This is an optimization exercise on Yosys and OpenROAD, whose aim is small area and a short achievable clock period, not a production implementation.
At most, simulation tests tie the RTL to the original design; equivalence was not proved.
Not every run is shown, and edits may drop behaviour that the tests do not exercise.
Only the layout flow was run in run 2; the RTL was not checked for function there.
Power and IR drop assume default switching activity.

--- flow/config.mk ---
export PLATFORM = sky130hd
export DESIGN_NAME = mips_core
export DESIGN_NICKNAME = mips_core
export VERILOG_FILES = /design/flow/design.v
export SDC_FILE = /design/flow/constraint.sdc
export NUM_CORES = 4
export LEC_CHECK = 0
export CAP_MARGIN = 20
export CORE_MARGIN = 2
export CORE_UTILIZATION = 45
export PLACE_DENSITY = 0.6
export SLEW_MARGIN = 20
--- flow/constraint.sdc ---
create_clock -name core_clock -period 10.0 [get_ports {clk}]
set_input_delay 2.0000 -clock core_clock [delete_from_list [all_inputs] [get_ports {clk}]]
set_output_delay 2.0000 -clock core_clock [all_outputs]
set_load 0.01 [all_outputs]
--- flow/design.v ---
module Control(
    input  [5:0] opcode,
    output reg RegDst, Branch, MemRead, MemtoReg,
    output reg [1:0] ALUOp,
    output reg MemWrite, ALUSrc, RegWrite
);
    always @(*) begin
        case (opcode)
            6'b000000: begin  
                RegDst   = 1;
                ALUSrc   = 0;
                MemtoReg = 0;
                RegWrite = 1;
                MemRead  = 0;
                MemWrite = 0;
                Branch   = 0;
                ALUOp    = 2'b10;
            end
            6'b100011: begin  
                RegDst   = 0;
                ALUSrc   = 1;
                MemtoReg = 1;
                RegWrite = 1;
                MemRead  = 1;
                MemWrite = 0;
                Branch   = 0;
                ALUOp    = 2'b00;
            end
            6'b101011: begin  
                RegDst   = 0;
                ALUSrc   = 1;
                MemtoReg = 0;
                RegWrite = 0;
                MemRead  = 0;
                MemWrite = 1;
                Branch   = 0;
                ALUOp    = 2'b00;
            end
            6'b000100: begin  
                RegDst   = 0;
                ALUSrc   = 0;
                MemtoReg = 0;
                RegWrite = 0;
                MemRead  = 0;
                MemWrite = 0;
                Branch   = 1;
                ALUOp    = 2'b01;
            end
            default: begin
                RegDst   = 0;
                ALUSrc   = 0;
                MemtoReg = 0;
                RegWrite = 0;
                MemRead  = 0;
                MemWrite = 0;
                Branch   = 0;
                ALUOp    = 2'b00;
            end
        endcase
    end
endmodule
module ALUControl(
    input  [1:0] ALUOp,
    input  [5:0] funct,
    output reg [3:0] ALUControl
);
    always @(*) begin
        casex ({ALUOp, funct})
            8'b10_100000: ALUControl = 4'b0010;  
            8'b10_100010: ALUControl = 4'b0110;  
            8'b10_100100: ALUControl = 4'b0000;  
            8'b10_100101: ALUControl = 4'b0001;  
            8'b10_101010: ALUControl = 4'b0111;  
            8'b00_xxxxxx: ALUControl = 4'b0010;  
            8'b01_xxxxxx: ALUControl = 4'b0110;  
            default:      ALUControl = 4'b0000;
        endcase
    end
endmodule
module ALU(
    input  [31:0] A,
    input  [31:0] B,
    input  [3:0]  ALUControl,
    output reg [31:0] Result,
    output Zero
);
    assign Zero = (Result == 0);
    always @(*) begin
        case (ALUControl)
            4'b0010: Result = A + B;            
            4'b0110: Result = A - B;            
            4'b0000: Result = A & B;            
            4'b0001: Result = A | B;            
            4'b0111: Result = (A < B) ? 1 : 0;  
            default: Result = 0;
        endcase
    end
endmodule
`timescale 1ns / 1ps
module Get_Instruction(
    input  [31:0] instruction,
    output [5:0] opcode,
    output reg [4:0] rs,
    output reg [4:0] rt,
    output reg [4:0] rd,
    output reg [4:0] shamt,
    output reg [5:0] funct,
    output reg [15:0] immediate,
    output reg isRtype,
    output reg isItype
);
assign opcode = instruction[31:26];
always @(*) begin
    if (opcode == 6'b000000) begin 
        isRtype   = 1'b1;
        isItype   = 1'b0;
        rs        = instruction[25:21];
        rt        = instruction[20:16];
        rd        = instruction[15:11];
        shamt     = instruction[10:6];
        funct     = instruction[5:0];
        immediate = 16'b0;
    end else begin
        isRtype   = 1'b0;
        isItype   = 1'b1;
        rs        = instruction[25:21];
        rt        = instruction[20:16];
        immediate = instruction[15:0];
        rd        = 5'b0;
        shamt     = 5'b0;
        funct     = 6'b0;
    end
end
endmodule 
`timescale 1ns / 1ps
module getoperands(
    output [31:0] operand1,
    output [31:0] operand2,
    input  [4:0] rs,
    input  [4:0] rt,
    input  [4:0] rd,
    input  [31:0] write_data,
    input  RegDst,
    input  RegWrite,
    input  ALUSrc,           
    input  clk
);
    reg [31:0] registers [0:31];
    wire [4:0] write_reg = (RegDst == 1) ? rd : rt;
    assign operand1 = (rs == 5'd0) ? 32'd0 : registers[rs];
    assign operand2 = (ALUSrc == 1) ? 32'd0 : ((rt == 5'd0) ? 32'd0 : registers[rt]);
    always @(posedge clk) begin
        if (RegWrite && write_reg != 5'd0)
            registers[write_reg] <= write_data;
    end
endmodule
module branch_datapath (
    input  wire [31:0] PC,
    input  wire [31:0] reg1,
    input  wire [31:0] reg2,
    input  wire [15:0] imm,
    input  wire        Branch,
    output wire [31:0] nextPC,
    output wire        Zero,
    output wire        BranchTaken
);
    wire [31:0] PC_plus4;
    wire [31:0] imm_ext;
    wire [31:0] imm_shift;
    wire [31:0] branch_addr;
    wire [31:0] alu_result;
    assign PC_plus4   = PC + 32'd4;
    assign imm_ext    = {{16{imm[15]}}, imm};
    assign imm_shift  = imm_ext << 2;
    assign branch_addr = PC_plus4 + imm_shift;
    assign alu_result = reg1 - reg2;
    assign Zero       = (alu_result == 32'd0);
    assign BranchTaken = Branch & Zero;
    assign nextPC     = BranchTaken ? branch_addr : PC_plus4;
endmodule
module mips_core (
    input  wire        clk,
    input  wire        reset,
    output wire [31:0] imem_addr,
    input  wire [31:0] imem_data,
    output wire [31:0] dmem_addr,
    output wire [31:0] dmem_wdata,
    output wire        dmem_we,
    output wire        dmem_re,
    input  wire [31:0] dmem_rdata
);
    reg  [31:0] PC;
    wire [31:0] nextPC;
    wire [5:0]  opcode, funct;
    wire [4:0]  rs, rt, rd, shamt;
    wire [15:0] immediate;
    wire        isRtype, isItype;
    wire RegDst, Branch, MemRead, MemtoReg, MemWrite, ALUSrc, RegWrite;
    wire [1:0]  ALUOp;
    wire [3:0]  ALUCtl;
    wire [31:0] reg1, reg2, alu_b, alu_result, write_back;
    wire        alu_zero, br_zero, br_taken;
    always @(posedge clk or posedge reset) begin
        if (reset)
            PC <= 32'b0;
        else
            PC <= nextPC;
    end
    assign imem_addr = PC;
    Get_Instruction GI (
        .instruction(imem_data),
        .opcode(opcode),
        .rs(rs),
        .rt(rt),
        .rd(rd),
        .shamt(shamt),
        .funct(funct),
        .immediate(immediate),
        .isRtype(isRtype),
        .isItype(isItype)
    );
    Control CTRL (
        .opcode(opcode),
        .RegDst(RegDst),
        .Branch(Branch),
        .MemRead(MemRead),
        .MemtoReg(MemtoReg),
        .ALUOp(ALUOp),
        .MemWrite(MemWrite),
        .ALUSrc(ALUSrc),
        .RegWrite(RegWrite)
    );
    ALUControl ALUCTRL (
        .ALUOp(ALUOp),
        .funct(funct),
        .ALUControl(ALUCtl)
    );
    getoperands RF (
        .operand1(reg1),
        .operand2(reg2),
        .rs(rs),
        .rt(rt),
        .rd(rd),
        .write_data(write_back),
        .RegDst(RegDst),
        .RegWrite(RegWrite),
        .ALUSrc(1'b0),
        .clk(clk)
    );
    assign alu_b = ALUSrc ? {{16{immediate[15]}}, immediate} : reg2;
    ALU ALU0 (
        .A(reg1),
        .B(alu_b),
        .ALUControl(ALUCtl),
        .Result(alu_result),
        .Zero(alu_zero)
    );
    branch_datapath BD (
        .PC(PC),
        .reg1(reg1),
        .reg2(reg2),
        .imm(immediate),
        .Branch(Branch),
        .nextPC(nextPC),
        .Zero(br_zero),
        .BranchTaken(br_taken)
    );
    assign dmem_addr  = alu_result;
    assign dmem_wdata = reg2;
    assign dmem_we    = MemWrite;
    assign dmem_re    = MemRead;
    assign write_back = MemtoReg ? dmem_rdata : alu_result;
endmodule
--- flow/run.sh ---
#!/bin/bash
# synth_recipe.tcl (not shown) runs the flow's synth.tcl, then flattens the netlist and writes it again
# the make line also repeats each setting of config.mk as NAME=value (left out here)
make -C /OpenROAD-flow-scripts/flow DESIGN_CONFIG=/design/flow/config.mk WORK_HOME=/design/flow/orfs CLKGATE_MAP_FILE= SYNTH_SCRIPT=/design/flow/synth_recipe.tcl finish
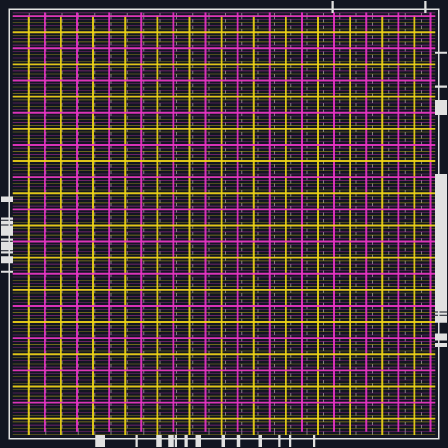
Fig. 1. Supply network (run 1).
Pins as bars on the die edge. Tap cells in gray.
yellow -> VSS
magenta -> VDD
met5 straps = 26
met1 rails = 132

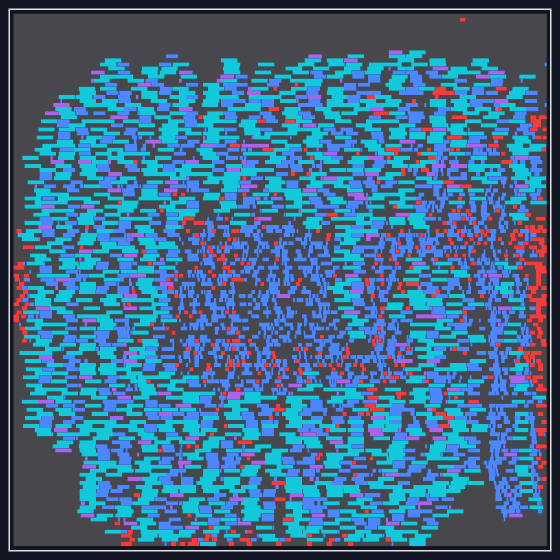
Fig. 2. Cell classes on the final placement (run 1).
Fill, decap, tap and diode cells in gray.
purple -> clock drivers and dummy loads  # cells 207
blue -> remaining logic cells  # cells 2338
cyan -> registers  # cells 1054
red -> remaining buffers and delay cells  # cells 475

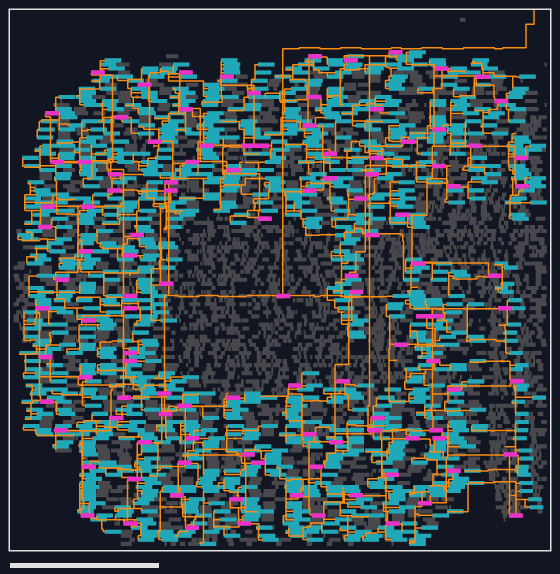
Fig. 3. Clock distribution (run 1).
The bar under the picture is 100 µm long.
cyan -> flip-flops  # count 1054
orange -> clock wires  # length 13100 µm
magenta -> clock-net drivers  # count 113
routed clock nets = 114
flops lie = all over the die

==> impl_metrics.json, run 1 <==
{
  "synthMostInstantiatedCell": "sky130_fd_sc_hd__edfxtp_1",
  "grt_antenna_before_repair": 2,
  "ff2ff_path_depth": 25,
  "n_antenna_cell": 1,
  "io_pins": 164,
  "drtIter0Drc": 4527,
  "netlist.area_leader.share_pct": 53.5,
  "netlist_top_cells_area": "sky130_fd_sc_hd__edfxtp_1 (53%), sky130_fd_sc_hd__mux4_2 (24%), sky130_fd_sc_hd__ha_1 (3.5%), sky130_fd_sc_hd__dfrtp_1 (1.3%), sky130_fd_sc_hd__a21oi_1 (1.3%)",
  "area_share_clock_buf_inv_pct": 5.34,
  "layout.cells.most_common_list": "sky130_fd_sc_hd__edfxtp_1 (1024), sky130_fd_sc_hd__mux4_2 (614), sky130_fd_sc_hd__buf_4 (278)",
  "drt-pass1-iter-count": 6,
  "timing.critical_path.arrival_ns": 7.74,
  "synth.yosys.seq_area_share_pct": 54.8,
  "clkLatencyLatePin_ns": 0.72,
  "vias": 37320,
  "clk_root_buffer_cell": "sky130_fd_sc_hd__clkbuf_16",
  "core-area_um2": 127000,
  "yosys.cell_types.count": 80,
  "fmax_mhz": 103,
  "holdWs_ns": 0.600,
  "cp.depth": 27,
  "clock_sinks": 1054,
  "grt.total_usage_pct": 27.7,
  "met3_usage_pct": 4.83,
  "synthSimpleGateAreaFrac_pct": 5.77,
  "layout-drive-gt1-share_pct": 30.8,
  "global_route.peak_usage_layer": "met2",
  "sequential_cell_count": 1054,
  "stdcell_count": 5737,
  "ys_dominant_reg_cell": "sky130_fd_sc_hd__edfxtp_1",
  "p_leak_uw": 0.0232,
  "routabilityCongestion": 0.934,
  "post-route-drc-count": 0,
  "floorplan.initialDensity_pct": 45.2,
  "syn_area_um2": 57500,
  "clock_skew_ns": 0.0299,
  "num_rows": 131,
  "finalCritPeriodShare_pct": 97.4,
  "power.density_cell_area_nw_per_um2": 184,
  "worstSetupEndpoint": "dmem_addr[28]",
  "hold-path-endpoint": "PC[31]",
  "synth-compound-area-share_pct": 6.24,
  "holdCritPathClass": "flop to flop",
  "well_tap_count": 1662,
  "run_status": "finished clean",
  "main_combinational_cell_family_by_area_after_synthesis": "multiplexers",
  "worstHoldPathCells": 2,
  "filler_instances": 10324,
  "yosys-top-cells-count": "sky130_fd_sc_hd__edfxtp_1 (1024), sky130_fd_sc_hd__mux4_2 (614), sky130_fd_sc_hd__nor2_1 (188)",
  "largest_cell_class": "sequential cells",
  "power_uw": 12400,
  "globalRouteOverflowTotal": 0,
  "top_signal_layer_used": "met5",
  "fraction_of_area_in_multi_input_gates_pct": 37.1,
  "dieArea_um2": 131000,
  "wl_met3_um": 17300,
  "met2_usage_pct": 42.7,
  "cpMaxStageDelayCell": "sky130_fd_sc_hd__clkdlybuf4s50_1",
  "count_of_flip_flops_with_a_built_in_enable_after_synthesis": 1024,
  "cts_htree_levels": 3,
  "yosys.area_share.xor_xnor_pct": 1.06,
  "buffering_overhead_pct": 6.71,
  "endpoint_kind": "output port",
  "ys_seq_elements": 1054,
  "fin_nets": 4210,
  "count_of_clock_buffers_in_the_final_design": 135,
  "sequential_cell_area_um2": 31500,
  "count_of_multi_input_gates": 2181,
  "final-max-slew-violation-count": 0,
  "worstPathMaxFanout": 11,
  "cts_tree": "yes",
  "largest_stage_delay_on_the_critical_path_ns": 0.55,
  "footprint_of_the_multi_input_gates_um2": 25000,
  "data_required_time_at_the_worst_endpoint_ns": 8.00,
  "place.port_buffers": 161,
  "r2r-end": "RF.registers[2][28]",
  "met1_global_route_usage_pct": 40.2
}
## run 1: cell families after synthesis
| kind of cell | count (synthesis) |
|---|---|
| flops | 1054 |
| mux | 711 |
| simple gates | 667 |
| compound gates | 538 |
| buf+inv | 390 |
| fa+ha+maj | 162 |
| xor+xnor | 69 |
| other cells | 1 |
## run 1: per-stage QoR
step | utilization [%] | TNS (ns) | setup WS [ns]
detailed placement | 49.7 | -0.351 | -0.186
global placement | 49.7 | -0.374 | -0.218
finish | 52.9 | 0 | 0.256
CTS | 52.6 | 0 | 0.0111
global route | 52.9 | -0.00219 | -0.00219
floorplan | - | -0.00547 | -0.00547
## run 1: power by group
| group | internal [µW] | switching, µW | total, µW |
|---|---|---|---|
| clock network | 2360 | 1760 | 4120 |
| logic | 1150 | 1700 | 2850 |
| registers | 5390 | 27.3 | 5420 |
| total | 8900 | 3490 | 12400 |
## run 1: state kept, by name, summed over array words and instances (netlist names)
signal / flops
RF.registers: 1024
PC: 30
## run 1: repair_timing
action / 4_1_cts / 5_1_grt
endpoints found under the setup margin: 3 / 14
pin swaps: 0 / 10
resized for setup: 9 / 44
setup buffers: 0 / 12
gates cloned: 1 / 2
hold buffers: 0 / 0
Fig. 4: run 1, signal routing as the flow saved it
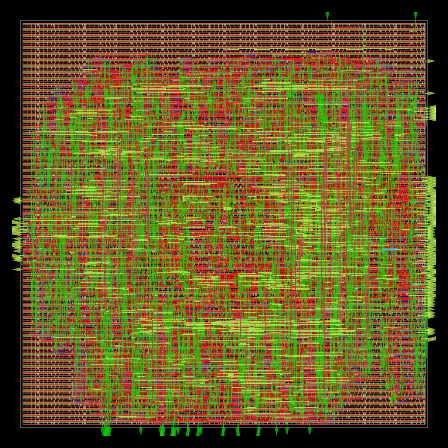

==> run 1 -> run 2 <==
==> flow/design.v (replaced) <==
module mips_core (
    input  wire        clk,
    input  wire        reset,
    output wire [31:0] imem_addr,
    input  wire [31:0] imem_data,
    output wire [31:0] dmem_addr,
    output wire [31:0] dmem_wdata,
    output wire        dmem_we,
    output wire        dmem_re,
    input  wire [31:0] dmem_rdata
);
    reg  [31:2] pc;
    assign imem_addr = {pc, 2'b00};
    wire [5:0]  op  = imem_data[31:26];
    wire [4:0]  rs  = imem_data[25:21];
    wire [4:0]  rt  = imem_data[20:16];
    wire [4:0]  rd  = imem_data[15:11];
    wire [5:0]  fn  = imem_data[5:0];
    wire [15:0] imm = imem_data[15:0];
    wire [31:0] sext = {{16{imm[15]}}, imm};
    wire is_r   = (op == 6'h00);
    wire is_lw  = (op == 6'h23);
    wire is_sw  = (op == 6'h2b);
    wire is_beq = (op == 6'h04);
    wire [31:0] q [0:31];
    assign q[0] = 32'd0;
    wire [4:0]  wreg  = is_r ? rd : rt;
    wire        wen   = is_r | is_lw;
    wire [31:0] wdata;
    genvar g;
    generate
        for (g = 1; g < 32; g = g + 1) begin : regs
            reg [31:0] r;
            always @(posedge clk)
                if (wen && wreg == g)
                    r <= wdata;
            assign q[g] = r;
        end
    endgenerate
    reg [31:0] a, b;
    integer i;
    always @(*) begin
        a = 32'd0;
        b = 32'd0;
        for (i = 1; i < 32; i = i + 1) begin
            a = a | ({32{rs == i}} & q[i]);
            b = b | ({32{rt == i}} & q[i]);
        end
    end
    assign dmem_addr  = a + sext;
    assign dmem_wdata = b;
    assign dmem_we    = is_sw;
    assign dmem_re    = is_lw;
    wire        f_add = (fn == 6'h20);
    wire        f_sub = (fn == 6'h22);
    wire        f_or  = (fn == 6'h25);
    wire        f_slt = (fn == 6'h2a);
    wire        inv   = f_sub | f_slt;
    wire [32:0] sum   = {1'b0, a} + {1'b0, b ^ {32{inv}}} + {32'd0, inv};
    reg  [31:0] alu;
    always @(*) begin
        if (f_add | f_sub)
            alu = sum[31:0];
        else if (f_or)
            alu = a | b;
        else if (f_slt)
            alu = {31'd0, ~sum[32]};
        else
            alu = a & b;
    end
    assign wdata = is_lw ? dmem_rdata : alu;
    wire [31:2] pc1   = pc + 30'd1;
    wire [31:2] pcbr  = pc1 + sext[29:0];
    wire        taken = is_beq & (a == b);
    always @(posedge clk or posedge reset) begin
        if (reset)
            pc <= 30'd0;
        else
            pc <= taken ? pcbr : pc1;
    end
endmodule
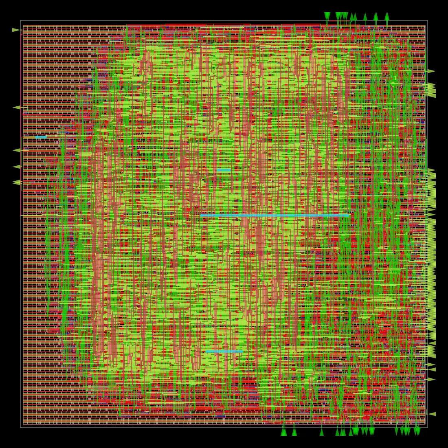
Fig. 5. Signal routing as the flow saved it (run 2).
average wire per cell in the routed design: 42.8 µm
wire length on met2: 97500 µm
Routed Wire Length: 245000 µm
All-Layer GR Usage: 42.2%

==> impl_metrics.json, run 2 <==
{
  "die_h_um": 336,
  "reg_top3": "regs.r x992, pc x30",
  "setup_repair_after_global_routing_missed_its_margin": "false",
  "registers.top_by_ff_count": "regs.r",
  "ys_dominant_reg_cell": "sky130_fd_sc_hd__edfxtp_1",
  "post-route-drc-count": 0,
  "worstHoldPathCells": 1,
  "yosys-top-cells-count": "sky130_fd_sc_hd__edfxtp_1 (992), sky130_fd_sc_hd__a22oi_1 (502), sky130_fd_sc_hd__nor2_1 (206)",
  "filler_instances": 9060,
  "syn_area_um2": 49600,
  "layout-drive-gt1-share_pct": 14.1,
  "clock_skew_ns": 0.0369,
  "route.antenna.remaining_nets": 0,
  "postLayoutCellArea_um2": 58900,
  "clkSlewWorstSetupHoldPaths_ns": 0.07,
  "netlist.area_leader.share_pct": 60.0,
  "clkLatencyLatePin_ns": 0.73,
  "ff2ff_path_depth": 17,
  "ys_seq_elements": 1022,
  "startpoint_types": "input pin",
  "path_common_cell": "sky130_fd_sc_hd__buf_4",
  "clock_sinks": 1022,
  "synth-async-reset-ratio_pct": 2.94,
  "top_signal_layer_used": "met5",
  "synth.yosys.seq_area_share_pct": 61.6,
  "cpMaxStageDelayCell": "sky130_fd_sc_hd__clkdlybuf4s50_1",
  "critical_path_class": "input pin to output port",
  "globalRouteOverflowTotal": 0,
  "grt_start_max_net_pins": 45,
  "power.density_cell_area_nw_per_um2": 183,
  "final-max-slew-violation-count": 0,
  "crit_path_cell_trace": "clkdlybuf4s50_1 -> nand2_2 -> buf_4 -> nor2_4 -> buf_4 -> buf_4 -> a22oi_1 -> nand3_1 -> nor3_1 -> nand2_1 -> ha_1 -> a21oi_1 -> o21ai_0 -> a211o_1 -> a21o_1 -> nor2_1 -> buf_4 -> o2111ai_1 -> a21o_1 -> a21o_1 -> a31oi_1 -> xnor2_1 -> clkdlybuf4s50_1",
  "fin_util_pct": 53.9,
  "worstPathMaxFanout": 10,
  "sequentialPowerShare_pct": 45.2,
  "wl_met3_um": 45200,
  "ff2ff_setup_slack_ns": 4.13,
  "worst_slack_ns": 0.136,
  "p_comb_share_pct": 17.6,
  "synth-compound-area-share_pct": 20.5,
  "met1_global_route_usage_pct": 52.3,
  "largest_stage_delay_on_the_critical_path_ns": 0.59,
  "max-slew-margin-rel_pct": 19.0,
  "r2r-end": "regs[4].r[18]",
  "synthMostInstantiatedCell": "sky130_fd_sc_hd__edfxtp_1",
  "drv.max_cap_violation_count": 0,
  "startpoint": "imem_data[23]",
  "yosys_warnings": 1,
  "power_sequential_uw": 4860,
  "post-place-ws_ns": -0.00664,
  "finalCritPeriodShare_pct": 98.6,
  "floorplan.initialDensity_pct": 45.4,
  "met3_usage_pct": 20.7,
  "swShare_pct": 27.6,
  "dieArea_um2": 113000,
  "fmax_mhz": 101,
  "met2_usage_pct": 59.6,
  "data_required_time_at_the_worst_endpoint_ns": 8.00,
  "p_leak_uw": 0.0203,
  "dieWidth_um": 336,
  "fin_nets": 4375,
  "layout.cells.most_common_list": "sky130_fd_sc_hd__edfxtp_1 (992), sky130_fd_sc_hd__a22oi_1 (502), sky130_fd_sc_hd__buf_4 (266)",
  "clockBufferDepth": 3,
  "timing.critical_path.arrival_ns": 7.86,
  "yosys.cell_types.count": 82,
  "io_pins": 164,
  "cts-hold-fix-buffers": 0,
  "routabilityCongestion": 0.997,
  "post_synth_mux_area_share_pct": 0.341,
  "post_cts_resized": 2,
  "worstSetupEndpoint": "dmem_addr[29]",
  "place.port_buffers": 161,
  "r2r-start": "regs[28].r[0]",
  "main_combinational_cell_family_by_area_after_synthesis": "compound AO/OA/AOI/OAI gates",
  "cp.depth": 23,
  "cts-buffers-inserted": 106,
  "netlist_top_cells_area": "sky130_fd_sc_hd__edfxtp_1 (60%), sky130_fd_sc_hd__a22oi_1 (7.6%), sky130_fd_sc_hd__ha_1 (3.9%), sky130_fd_sc_hd__a221oi_1 (3.4%), sky130_fd_sc_hd__a22o_1 (3.4%)",
  "power_uw": 10700,
  "path_delay_family": "buffers and inverters",
  "drt-pass1-iter-count": 12,
  "count_of_flip_flops_with_a_built_in_enable_after_synthesis": 992,
  "run_status": "finished clean",
  "worstMarginPinSlew_ns": 1.22,
  "power.clock.total_uw": 3990,
  "clock_power_share_pct": 37.2,
  "synthSimpleGateAreaFrac_pct": 8.50,
  "holdWs_ns": 0.576,
  "stdcell_count": 5718,
  "num_rows": 121,
  "holdCritPathClass": "flop to flop",
  "number_of_flip_flops_in_the_largest_register": 992,
  "core-area_um2": 109000,
  "combinationalPower_uw": 1890,
  "p_int_uw": 7780,
  "drtIter0Drc": 11013,
  "clk_root_buffer_cell": "sky130_fd_sc_hd__clkbuf_16",
  "yosys.area_share.xor_xnor_pct": 2.38,
  "postCtsSetupBuffers": 4,
  "area_after_dpl_um2": 55200,
  "switchingPower_uw": 2960,
  "cts_htree_levels": 3,
  "ir_worst_vdd_mv": 0.171,
  "global_route.peak_usage_layer": "met2",
  "endpoint_kind": "output port",
  "setup-tns-final_ns": 0,
  "worstPathBufferInverterCount": 6,
  "grt_antenna_before_repair": 8,
  "dominant_power_group": "registers",
  "cts_tree": "yes",
  "hold_viol": 0
}
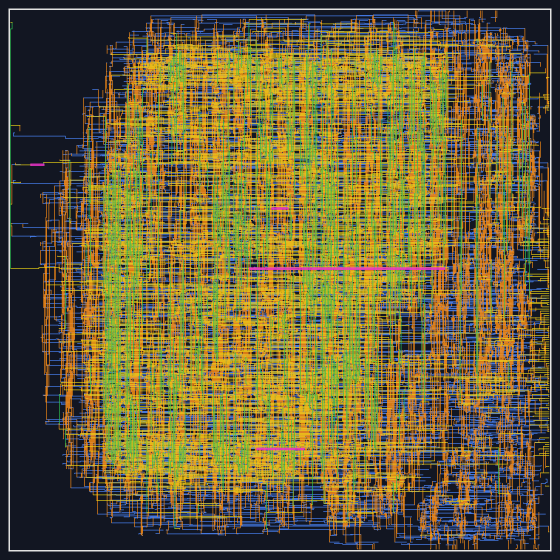
Fig. 6. Metal layers overlaid (run 2).
magenta -> M5  # wire length 166 µm
green -> M4  # wire length 19700 µm
blue -> M1  # wire length 82.2 mm
orange -> M2  # wire length 97.5 mm
yellow -> M3  # wire length 45.2 mm
via count: 43880

-- run 2: cell count changes in the layout (fill, tap and decap cells not counted), moves of 82 or more --
cell,change
sky130_fd_sc_hd__mux4_2,-613
sky130_fd_sc_hd__a22oi_1,+494
sky130_fd_sc_hd__a22o_1,+190
sky130_fd_sc_hd__a221oi_1,+181
sky130_fd_sc_hd__nand3_1,+109
sky130_fd_sc_hd__nand4_1,+82
-- run 2: final cells by class --
cell class	instances	area (µm²)	area share, %
repair buffers	446	3980	6.76
diodes	7	17.5	0.0297
flip-flops and latches	1022	30500	51.9
well taps	1476	1850	3.14
clock buffers	126	2770	4.70
multi-input cells	2471	18700	31.7
inverters	103	387	0.657
clock inverters	67	664	1.13
-- run 2: how the worst min path moves through the flow --
| stage | startpoint | endpoint | slack (ns) |
|---|---|---|---|
| floorplan | pc[2] | pc[2] | 0.56 |
| finish | pc[2] | pc[2] | 0.58 |
| global placement | pc[2] | pc[2] | 0.54 |
| global route | pc[31] | pc[31] | 0.61 |
| detailed placement | pc[2] | pc[2] | 0.57 |
| CTS | pc[2] | pc[2] | 0.58 |

[afterwards: timing with drivers on the ports]
The flow's constraints put no driver on any port. The routed layouts listed below were extracted and timed again, unchanged, in two steps.
Step 1 sets driving cells, clkbuf_16 on the clock port and buf_2 on the other inputs (assumed; they add their load-dependent delay and slew).
Step 2 times the ports against the registers' clock, not the clock port: input delays grow and output delays shrink by t, the midpoint of the rising clock arrivals with the driver on.
a / b / c = ideal ports / drivers / drivers and shift; a / b = the first two.
run | t (ns) | setup WS [ns] | worst setup path at the end | clock arrival spread, ns
run 1 | 0.780 | 0.256 / 0.187 / 0.187 | input to output | 0.030 / 0.030
run 2 | 0.784 | 0.136 / 0.114 / 0.114 | input to output | 0.037 / 0.037
After both steps setup and hold are still met in every run listed. The setup slack of run 1, which loses most, moves by -0.069 ns with the drivers and by -0.069 ns with both steps.
